This is an optimization exercise on Yosys and OpenROAD, whose aim is small area, a short achievable clock period and few clock cycles, not a production implementation. In this exercise RTL edits were held to simulation tests only and were not proved equivalent to the original. Power is estimated from default activity; no workload was simulated.

==> design.v <==
`timescale 1ns / 1ps
module IR(
	input[15:0] instr, 
	output[7:0] sub_instr,
	output[3:0] DR,
	output[3:0] SA,
	output[3:0] SB
   );
	assign sub_instr = instr[15:8];
	assign DR = instr[11:8];
	assign SA = instr[7:4];
	assign SB = instr[3:0];
endmodule
`timescale 1ns / 1ps
module Mux_8_4(
	input sel,
	input[3:0] D_in0, D_in1,
	output reg[3:0] D_out
	);
	always @ (sel, D_in0, D_in1) begin
		case(sel)
			1'b0:
				D_out <= D_in0;			
			1'b1:
				D_out <= D_in1;			
			default:
				D_out <= D_in0;
		endcase		
	end
endmodule
`timescale 1ns / 1ps
module Mux_32_16(
	input sel,
	input[15:0] D_in0, D_in1,
	output reg[15:0] D_out
	);
	always @ (sel, D_in0, D_in1) begin
		case(sel)
			1'b0:
				D_out <= D_in0;			
			1'b1:
				D_out <= D_in1;			
			default:
				D_out <= D_in0;
		endcase		
	end
endmodule
`timescale 1ns / 1ps
module Mux_48_16(
	input[1:0] sel,
	input[15:0] D_in0, D_in1, D_in2,
	output reg[15:0] D_out
	);
	always @ (sel, D_in0, D_in1, D_in2) begin
		case(sel)
			2'b00:
				D_out <= D_in0;			
			2'b01:
				D_out <= D_in1;			
			2'b10:
				D_out <= D_in2;
			default:
				D_out <= D_in0;
		endcase		
	end
endmodule
`timescale 1ns / 1ps
module ALU(
	input[15:0] A, B,
	input[3:0] sel,
	output reg V, C, N, Z,
	output reg[15:0] res
   );
	always @(*) begin
		C = 0;
		V = 0;
		case(sel)
			4'b0000: begin
				res = A + B;
				if (~(A[15] ^ B[15]) & (res[15] ^ A[15]))
					C = 1;
				else
					C = 0;
			end
			4'b0001: begin
				res = A - B;
				if (~(A[15] ^ B[15]) & (res[15] ^ A[15]))  
					V = 1;  
				else
					V = 0;
			end
			4'b0010:
				res = A & B;
			4'b0011:
				res = A | B;
			4'b0100:
				res = A ^ B;
			4'b0101:
				res = ~A;
			4'b0110:
				res = A << 1;
			4'b0111:
				res = A >> 1;
			default:
				res = A;
		endcase
		if (res == 0)
			Z = 1;
		else
			Z = 0;
		if (res[15] == 1)
			N = 1;
		else
			N = 0;
	end
endmodule
`timescale 1ns / 1ps
module Reg_File( 
    input clk, reset,
    input RW,
    input [3:0] AA, BA, DA,
	 input [15:0] D,
    output [15:0] A,
    output [15:0] B
    );
	integer i;
	reg[15:0] file[15:0];
	always @ (posedge clk) begin
	   if (reset) begin
        for (i = 0; i < 16; i = i + 1)
            file[i] <= 0;
		end
		else begin
			if (RW)
				file[DA] <= D;
			else
				file[DA] <= file[DA];
		end
	end
	assign A = file[AA];
	assign B = file[BA];
endmodule
`timescale 1ns / 1ps
module PC(
	input clk, reset,
	input[1:0] PS,
	input[15:0] bus_A,
	input[5:0] extend,
	output reg[5:0] out
	);
	always @ (posedge clk) begin
		if (reset)
			out = 6'b0;
		else begin
			case(PS)
				2'b00:
					out = out;
				2'b01:
					out = out + 1'b1;
				2'b10:
					out = out + extend;
				2'b11:
					out = bus_A[5:0];
				default:
					out = out;
			endcase
		end
	end
endmodule
`timescale 1ns / 1ps
module Control_Logic(
	input state,
	input[7:0] instr,
	input V, C, N, Z,  
	output reg NS, MW, RW, MD, ROM_enable, ASEL, enable_ram_read,
	output reg[1:0] PS, MB,
	output [3:0] FS
   );
	assign FS = instr[7:4];
	always @ (*) begin
		case (instr[7:4])
			4'b0000: begin
				NS <= 0;
				MW <= 0;
				RW <= 1;
				MD <= 0;
				PS <= 2'b01;
				MB <= 2'b00;
				ROM_enable <= 1;
				ASEL <= 0;
				enable_ram_read <= 0;
			end
			4'b0001: begin
				NS <= 0;
				MW <= 0;
				RW <= 1;
				MD <= 0;
				PS <= 2'b01;
				MB <= 2'b00;
				ROM_enable <= 1;
				ASEL <= 0;
				enable_ram_read <= 0;
			end
			4'b0010: begin
				NS <= 0;
				MW <= 0;
				RW <= 1;
				MD <= 0;
				PS <= 2'b01;
				MB <= 2'b00;
				ROM_enable <= 1;
				ASEL <= 0;
				enable_ram_read <= 0;
			end
			4'b0011: begin
				NS <= 0;
				MW <= 0;
				RW <= 1;
				MD <= 0;
				PS <= 2'b01;
				MB <= 2'b00;
				ROM_enable <= 1;
				ASEL <= 0;
				enable_ram_read <= 0;
			end
			4'b0100: begin
				NS <= 0;
				MW <= 0;
				RW <= 1;
				MD <= 0;
				PS <= 2'b01;
				MB <= 2'b00;
				ROM_enable <= 1;
				ASEL <= 0;
				enable_ram_read <= 0;
			end
			4'b0101: begin
				NS <= 0;
				MW <= 0;
				RW <= 1;
				MD <= 0;
				PS <= 2'b01;
				MB <= 2'b00;
				ROM_enable <= 1;
				ASEL <= 0;
				enable_ram_read <= 0;
			end
			4'b0110: begin
				NS <= 0;
				MW <= 0;
				RW <= 1;
				MD <= 0;
				PS <= 2'b01;
				MB <= 2'b00;
				ROM_enable <= 1;
				ASEL <= 0;
				enable_ram_read <= 0;
			end
			4'b0111: begin
				NS <= 0;
				MW <= 0;
				RW <= 1;
				MD <= 0;
				PS <= 2'b01;
				MB <= 2'b00;
				ROM_enable <= 1;
				ASEL <= 0;
				enable_ram_read <= 0;
			end
			4'b1000: begin
				NS <= 0;
				MW <= 0;
				RW <= 1;
				MD <= 0;
				PS <= 2'b01;
				MB <= 2'b01;
				ROM_enable <= 1;
				ASEL <= 0;
				enable_ram_read <= 0;
			end
			4'b1001: begin
				NS <= 0;
				MW <= 0;
				RW <= 1;
				MD <= 1;
				PS <= 2'b01;
				MB <= 2'b00;
				ROM_enable <= 1;
				ASEL <= 0;
				enable_ram_read <= 0;
			end
			4'b1010: begin
				NS <= 0;
				MW <= 1;
				RW <= 0;
				MD <= 1'b0;
				PS <= 2'b01;
				MB <= 2'b00;
				ROM_enable <= 1;
				ASEL <= 0;
				enable_ram_read <= 0;
			end
			4'b1011: begin
				if (state == 0) begin
					NS <= 1;
					MW <= 0;
					RW <= 0;
					MD <= 1'b0;
					if (Z)
						PS <= 2'b10;
					else
						PS <= 2'b00;
					MB <= 2'b00;
					ROM_enable <= 0;
					ASEL <= 1;
					enable_ram_read <= 0;
				end
				else begin
					NS <= 0;
					MW <= 0;
					RW <= 0;
					MD <= 1'b0;
					PS <= 2'b01;
					MB <= 2'b00;
					ROM_enable <= 1;
					ASEL <= 0;
					enable_ram_read <= 0;
				end
			end
			4'b1100: begin
				if (state == 0) begin
					NS <= 1;
					MW <= 0;
					RW <= 0;
					MD <= 1'b0;
					if (Z)
						PS <= 2'b00;
					else
						PS <= 2'b10;
					MB <= 2'b00;
					ROM_enable <= 0;
					ASEL <= 1;
					enable_ram_read <= 0;
				end
				else begin
					NS <= 0;
					MW <= 0;
					RW <= 0;
					MD <= 1'b0;
					PS <= 2'b01;
					MB <= 2'b00;
					ROM_enable <= 1;
					ASEL <= 0;
					enable_ram_read <= 0;
				end
			end
			4'b1101: begin
				if (state == 0) begin
					NS <= 1;
					MW <= 0;
					RW <= 1;
					MD <= 1'b0;
					PS <= 2'b10;
					MB <= 2'b10;
					ROM_enable <= 0;
					ASEL <= 0;
					enable_ram_read <= 0;
				end
				else begin
					NS <= 0;
					MW <= 0;
					RW <= 0;
					MD <= 1'b0;
					PS <= 2'b01;
					MB <= 2'b00;
					ROM_enable <= 1;
					ASEL <= 0;
					enable_ram_read <= 0;
				end
			end
			4'b1110: begin
				if (state == 0) begin
					NS <= 1;
					MW <= 0;
					RW <= 0;
					MD <= 1'b0;
					PS <= 2'b10;
					MB <= 2'b00;
					ROM_enable <= 0;
					ASEL <= 0;
					enable_ram_read <= 0;
				end
				else begin
					NS <= 0;
					MW <= 0;
					RW <= 0;
					MD <= 1'b0;
					PS <= 2'b01;
					MB <= 2'b00;
					ROM_enable <= 1;
					ASEL <= 0;
					enable_ram_read <= 0;
				end
			end
			4'b1111: begin  
				if (instr[3:0] == 0) begin
					if (state == 0) begin
						NS <= 1;
						MW <= 0;
						RW <= 0;
						MD <= 1'b0;
						PS <= 2'b11;
						MB <= 2'b00;
						ROM_enable <= 0;
						ASEL <= 0;
						enable_ram_read <= 0;
					end
					else begin
						NS <= 0;
						MW <= 0;
						RW <= 0;
						MD <= 1'b0;
						PS <= 2'b01;
						MB <= 2'b00;
						ROM_enable <= 1;
						ASEL <= 0;
						enable_ram_read <= 0;
					end
				end
				else begin
					NS <= 0;
					MW <= 0;
					RW <= 0;
					MD <= 1'b0;
					PS <= 2'b00;
					MB <= 2'b00;
					ROM_enable <= 0;
					ASEL <= 0;
					enable_ram_read <= 1;
				end
			end
			default: begin
				NS <= 0;
				MW <= 0;
				RW <= 0;
				MD <= 0;
				PS <= 2'b00;
				MB <= 2'b00;
				ROM_enable <= 0;
				ASEL <= 0;
				enable_ram_read <= 0;
			end
		endcase
	end
endmodule
`timescale 1ns / 1ps
module Controller(
	input clk, V, C, N , Z, reset,
	input[15:0] bus_A, ROM_data,
	output MD, RW, MW, ROM_enable, ASEL, enable_ram_read,
	output[1:0] MB,
	output[3:0] FS, DR, SA, SB,
	output[5:0] PC,
	output[15:0] imdt
   );
	wire[1:0] PS_wire;
	wire[7:0] sub_instr_wire;
	wire[3:0] SA_wire, SB_wire;
	wire[5:0] SA_SB_wire;
	wire state_reg_wire_in;
	wire state_reg_wire_out;
	assign SA_SB_wire[3:0] = SB_wire;
	assign SA_SB_wire[5:4] = SA_wire[1:0];
	assign imdt[15:8] = 8'b0;
	assign imdt[7:4] = SA_wire;
	assign imdt[3:0] = SB_wire;
	assign SA = SA_wire;
	assign SB = SB_wire;
	PC PC0(.clk (clk), .reset (reset), .PS (PS_wire), .bus_A (bus_A), .extend (SA_SB_wire), .out (PC));
	IR IR0(.instr (ROM_data), .sub_instr (sub_instr_wire), .DR (DR), .SA (SA_wire), .SB (SB_wire));
	Control_Logic Control_Logic0(.state (state_reg_wire_out), .instr (sub_instr_wire), .V (V), .C (C),
	.N (N), .Z (Z), .NS (state_reg_wire_in), .MW (MW), .RW (RW), .MD (MD), .PS (PS_wire), .MB (MB),
	.FS (FS), .ROM_enable (ROM_enable), .ASEL (ASEL), .enable_ram_read (enable_ram_read));
	reg state_reg;
	assign state_reg_wire_out = state_reg;
	always @ (posedge clk) begin
		if (reset)
			state_reg <= 1'b0;
		else
			state_reg <= state_reg_wire_in;
	end
endmodule
`timescale 1ns / 1ps
module Datapath(
	input clk, MD, RW, reset, ASEL,
	input[1:0] MB,
	input[3:0] FS, SA, DR, BA,
	input[5:0] PC,
	input[15:0] imdt, RAM_data_out,
	output V, C, N, Z,
	output[15:0] A_out, B_out
	);
	wire[3:0] AA_wire;
	wire[15:0] bus_A, bus_B, F_out, Mux_D_Mux_B_wire, File_D_in_wire, PC_zeroed;
	assign A_out = bus_A;
	assign B_out = bus_B;
	assign PC_zeroed[15:6] = 10'b0;
	assign PC_zeroed[5:0] = PC;
	ALU ALU0 (.A (bus_A), .B (bus_B), .sel (FS), .V (V), .C (C), .N (N), .Z (Z), .res (F_out));
	Reg_File Reg_File0 (.clk (clk), .reset (reset), .RW (RW), .AA (AA_wire), .BA (BA), .DA (DR), .D (File_D_in_wire), .A (bus_A), .B (bus_B));
	Mux_8_4 Mux_A (.sel (ASEL), .D_in0 (SA), .D_in1 (DR), .D_out (AA_wire));
	Mux_32_16 Mux_D (.sel (MD), .D_in0 (F_out), .D_in1 (RAM_data_out), .D_out (Mux_D_Mux_B_wire));
	Mux_48_16 Mux_B (.sel (MB), .D_in0 (Mux_D_Mux_B_wire), .D_in1 (imdt), .D_in2 (PC_zeroed), .D_out (File_D_in_wire));
endmodule
`timescale 1ns / 1ps
module CPU_16_Bit_RISC(
    input clk, reset,  
	 input[15:0] data_from_rom,  
	 output enable_to_rom, write_enable_to_ram, read_enable_to_ram, enable_ram_read, 
	 output[5:0] address_to_rom, address_to_ram,
	 output[15:0] data_ram_out,
	 input[15:0] data_ram_in,
	 input btn_press	
	 );
	wire V, C, N, Z , MD, RW, MW, ASEL;
	wire[1:0] MB;
	wire[3:0] FS, DR, SA, SB;
	wire[5:0] PC_out;
	wire[15:0] bus_A, ROM_data, imdt;
	Controller Controller0(.clk (clk), .V (V), .C (C), .N (N), .Z (Z), .bus_A (bus_A), 
	.ROM_data (data_from_rom), .MD (MD), .RW (RW), .MW (MW), .MB (MB), .FS (FS), .DR (DR), .SA (SA),
	.SB (SB), .reset (reset), .PC (PC_out), .imdt (imdt), .ROM_enable (enable_to_rom), .ASEL (ASEL), .enable_ram_read(enable_ram_read));
	Datapath Datapath0 (.clk (clk), .reset (reset), .MD (MD), .MB (MB), .RW (RW), .FS (FS), .SA (SA), .DR (DR), .BA (SB), 
	.PC (PC_out), .imdt (imdt), .RAM_data_out (data_ram_in), .V (V), .C (C), .N (N), .Z (Z),
	.A_out (bus_A), .B_out (data_ram_out), .ASEL (ASEL));
	assign write_enable_to_ram = MW;
	assign read_enable_to_ram = ~MW;
	assign address_to_rom = PC_out;
	assign address_to_ram = bus_A[5:0];
endmodule
==> run.sh <==
#!/bin/bash
# synth_recipe.tcl (not shown) runs the flow's synth.tcl, then flattens the netlist and writes it again
# the make line also repeats each setting of config.mk as NAME=value (left out here)
make -C /OpenROAD-flow-scripts/flow DESIGN_CONFIG=/design/flow/config.mk WORK_HOME=/design/flow/orfs CLKGATE_MAP_FILE= SYNTH_SCRIPT=/design/flow/synth_recipe.tcl finish
==> config.mk <==
export PLATFORM = sky130hd
export DESIGN_NAME = CPU_16_Bit_RISC
export DESIGN_NICKNAME = CPU_16_Bit_RISC
export VERILOG_FILES = /design/flow/design.v
export SDC_FILE = /design/flow/constraint.sdc
export NUM_CORES = 4
export LEC_CHECK = 0
export CAP_MARGIN = 20
export CORE_MARGIN = 2
export CORE_UTILIZATION = 40
export SLEW_MARGIN = 20
==> constraint.sdc <==
create_clock -name core_clock -period 10.0 [get_ports {clk}]
set_input_delay 2.0000 -clock core_clock [delete_from_list [all_inputs] [get_ports {clk}]]
set_output_delay 2.0000 -clock core_clock [all_outputs]
set_load 0.01 [all_outputs]
### Met2 routing

Scale bar: 50 µm. Cells faint in the background.
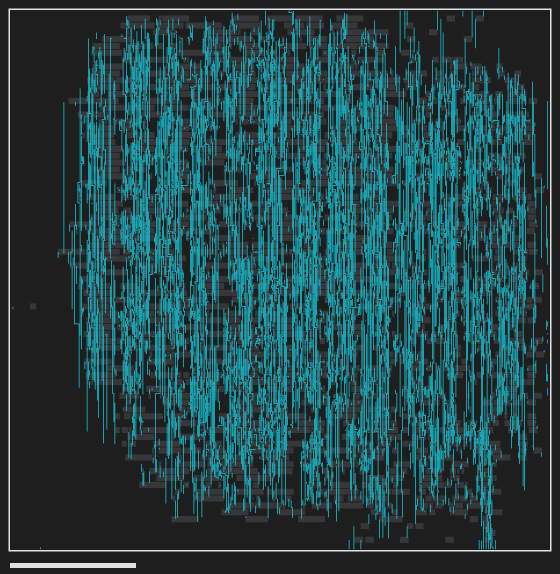
- nets with wire on the layer: 1689
- longest straight run: 96.6 µm
- main direction: vertical
- share of all routed wire: 46%
grt met2 use: 49.0%
wirelength, routed: 69500 µm
via count: 15700

### Clock nets

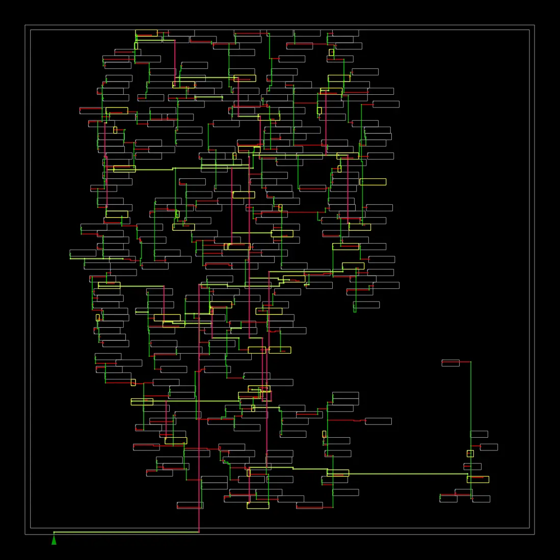
Clock Latency Late Sink: 0.59 ns
Power Clock: 1090 µW
num sequential: 263
Sink Count: 263
cts bufs inserted: 29

### Cell density map

The die is cut into 21 by 21 equal tiles; dark purple is low, yellow is high, 0 to 100% covered.
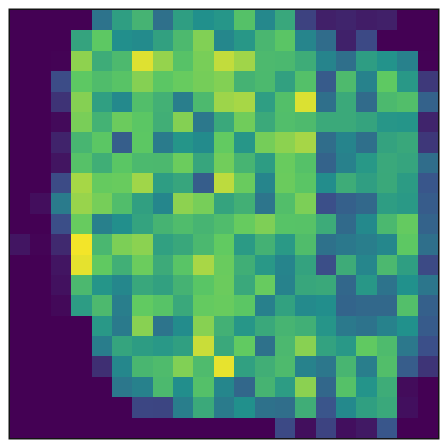
- nearly empty tiles: 18%
- tiles over 75% full: 15%
- emptiest ninth of the die: bottom left
- fullest tile: 98%
- mean over tiles: 45%
final core occ: 49.0%
core footprint: 0.0439 mm²
Initial Util: 40.2%

### I/O nets highlighted

Scale bar: 50 µm.
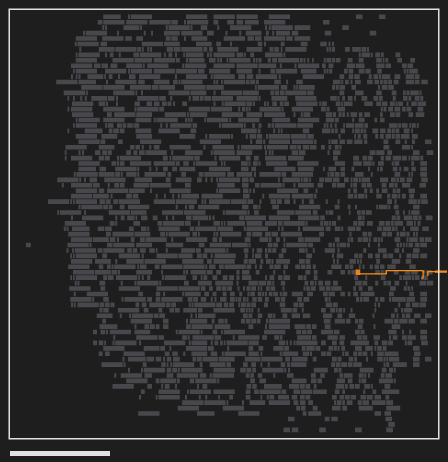
- orange: `read_enable_to_ram` (bits 1; direction output; end cells 1; buffers 1; wire 45.8 µm)
top-level I/O count: 67
port bufs: 65

### Wiring heat map

The die is cut into 21 by 21 equal tiles; dark purple is low, yellow is high, scaled to the fullest tile. Values are wire area over tile area, all layers added.
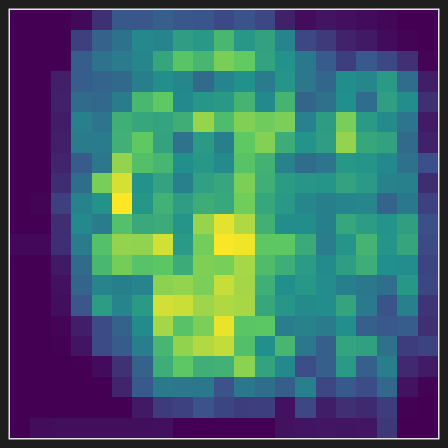
- nearly empty tiles: 16%
- emptiest ninth of the die: bottom left
- tiles over half the peak: 35%
GRT Total Usage: 30.0%
wire per inst: 28.0 µm

==> impl_metrics.yaml <==
min_path:
  holdCritPathClass: "flip-flop to flip-flop"
  hp-start: "Controller0.PC0.out[1]$_SDFFE_PP0P_"
power_and_ir_drop:
  p_comb_share_pct: 30.7
  power.share.clock_pct: 31.7
  pwr-share-seq_pct: 37.6
  ir_drop_mv: 0.161
  power_density_mw_per_mm2: 159
  p_sw_share_pct: 31.8
  p_leak_uw: 0.00819
  power_uw: 3430
clocking:
  path_clk_slew_ns: 0.06
  post_cts_buffers: 0
  cts.path.max_buffers: 3
  cts_root_buffer: "clkbuf_16"
  cts_max_level: 1
sta:
  fmax_mhz: 104
  fin_setup_tns_ns: 0
  fin_crit_ns: 9.65
  hold_viol: 0
  final-setup-viol-count: 0
  finalClockSkew_ns: 0.0110
  drv_slew: 0
global_routing:
  antenna_found_initial: 1
  grt_pass1_wl_um: 102000
  grt_max_degree: 33
  grt_overflow: 0
logic_synthesis:
  ys_seq_elements: 263
  syn_area_per_cell_um2: 10.8
  yosysTopAreaCell: "edfxtp_1"
  synthMuxAreaShare_pct: 14.9
  synth_nets: 1733
  syn_inst: 1642
  synth_top_area_share_pct: 43.5
  syn-cell-area_mm2: 0.0177
  synth_ff_type: "edfxtp_1"
  synth_xor_area_share_pct: 1.44
  async_reset_ff_share_pct: 0
  synthSimpleGateAreaFrac_pct: 14.9
  synth.most_common_cell: "nor2_1"
  synth_top_family_by_area: "compound AO/OA/AOI/OAI gates"
setup_path:
  slowest_delay_ns: 0.47
  end_kind: "flip-flop"
  worst-setup-path-type: "input pin to flip-flop"
  r2r-start: "Controller0.state_reg$_SDFF_PP0_"
  start_kind: "input pin"
  cp_max_fo: 15
  cpMostUsedCell: "buf_4"
  critical_path_required_ns: 10.48
placement:
  place.gp.congestion: 0.941
  dp_slack_ns: -0.279
  place_area_mm2: 0.0206
  dpl.cell_count: 2433
  post-dp-hpwl_um: 48400
die:
  die_w_um: 214
  die-area_mm2: 0.0459
routing:
  first_pass_iters: 6
  avgViaCountPerCell: 6.33
final_layout:
  fin_cells: 2485
  fillers: 4016
  largest_register_ffs: 256
  area_growth_pct: 21.8
run_status:
  status: "finished clean"
Testbench counts, summed over its fixed seeds: cycles 46,323.
layout by cell type, fill, tap and decap left out, types with 7 or more instances in the layout:
master           count
a32o_1               7
nor4_1               7
a22o_1               7
ha_1                54
o22ai_1             25
o21ai_0             34
o221ai_1            12
mux2i_1             71
nand2b_1            33
clkdlybuf4s50_1     63
clkbuf_16           29
a31oi_1             20
a21oi_1             44
nand2_1            117
nor2_1             310
a211oi_1            11
edfxtp_1           256
or3_1                7
o31a_1              16
nor2b_1             16
buf_4              258
buf_12               9
dfxtp_1              7
mux2_2              13
mux4_2              76
inv_1               49
a221oi_1             9
o31ai_1             25
nor3_1              17
and2_1               8
xnor2_1             25
a22oi_1             29
o211ai_1            29
clkinv_1             9
nand3_1             21
a211o_1             22
power groups by stage:
stage | registers [µW] | logic, µW | clock network, µW
floorplan | 1300 | 573 | 0
global placement | 1310 | 1010 | 0
detailed placement | 1310 | 1020 | 0
CTS | 1290 | 1030 | 1090
global route | 1290 | 1120 | 1130
finish | 1290 | 1050 | 1090
worst max-delay path, delay by kind of cell:
kind                       cells  cell delay (ns)
AOI/OAI and AO/OA             15             3.13
xor gates and xnor gates       1             0.16
adders and majority gates      2             0.51
buffers and inverters          7             1.72
and+or+nand+nor               13             2.57
path summary, 6_finish.rpt:
path / cells past startpoint / slack [ns] / end
worst max-delay path: 38 / 0.35 / Controller0.PC0.out[5]$_SDFFE_PP0P_
worst min-delay path: 2 / 0.57 / Controller0.PC0.out[1]$_SDFFE_PP0P_
worst max register to register: 37 / 1.78 / Controller0.PC0.out[5]$_SDFFE_PP0P_
worst min register to register: 2 / 0.57 / Controller0.PC0.out[1]$_SDFFE_PP0P_
area by class of cell:
type                       count  area (µm²)  share of cell area, %
clock buffer                  34         744                   3.46
inverter                      51         191                  0.889
tap                          592         741                   3.44
antenna                        1        2.50                 0.0116
sequential                   263        7830                   36.4
clock inverter                16         189                  0.878
timing repair buffer         331        2760                   12.8
multi-input combinational   1197        9070                   42.2
metal layers:
layer / track usage (%) / share of wire (%) / vias to the layer above
met4: 15.0 / 5.6 / 0
met2: 49.0 / 46 / 1028
met5: 0 / 0 / -
met3: 5.21 / 11 / 262
met1: 38.5 / 37 / 7732
li1: - / - / 6698
repair_timing:
item | 4_1_cts | 5_1_grt
endpoints found under the setup margin | 0 | 1
gates resized for setup | 0 | 4
hold buffers | 0 | 0

-- separate check: timing with driven ports --
The flow's constraints put no driver on any port. The routed layout listed below was extracted and timed again, unchanged, in two steps. Step 1 sets driving cells, clkbuf_16 on the clock port and buf_2 on the other inputs (assumed; they add their load-dependent delay and slew). Step 2, shift: input delay + t, output delay - t, t = (earliest + latest rising clock arrival at the registers) / 2. This alone moves slack from input paths to output paths. a / b / c = ideal ports / drivers / drivers and shift; a / b = the first two.
t, ns: 0.641
slack for setup (ns): 0.350 / 0.382 / -0.259
worst setup path after step 2: input to register
clock arrival spread, ns: 0.011 / 0.011
With both steps, setup timing fails in this run, where it was met with ideal ports. The setup slack of this run moves by +0.032 ns with the drivers and by -0.609 ns with both steps.
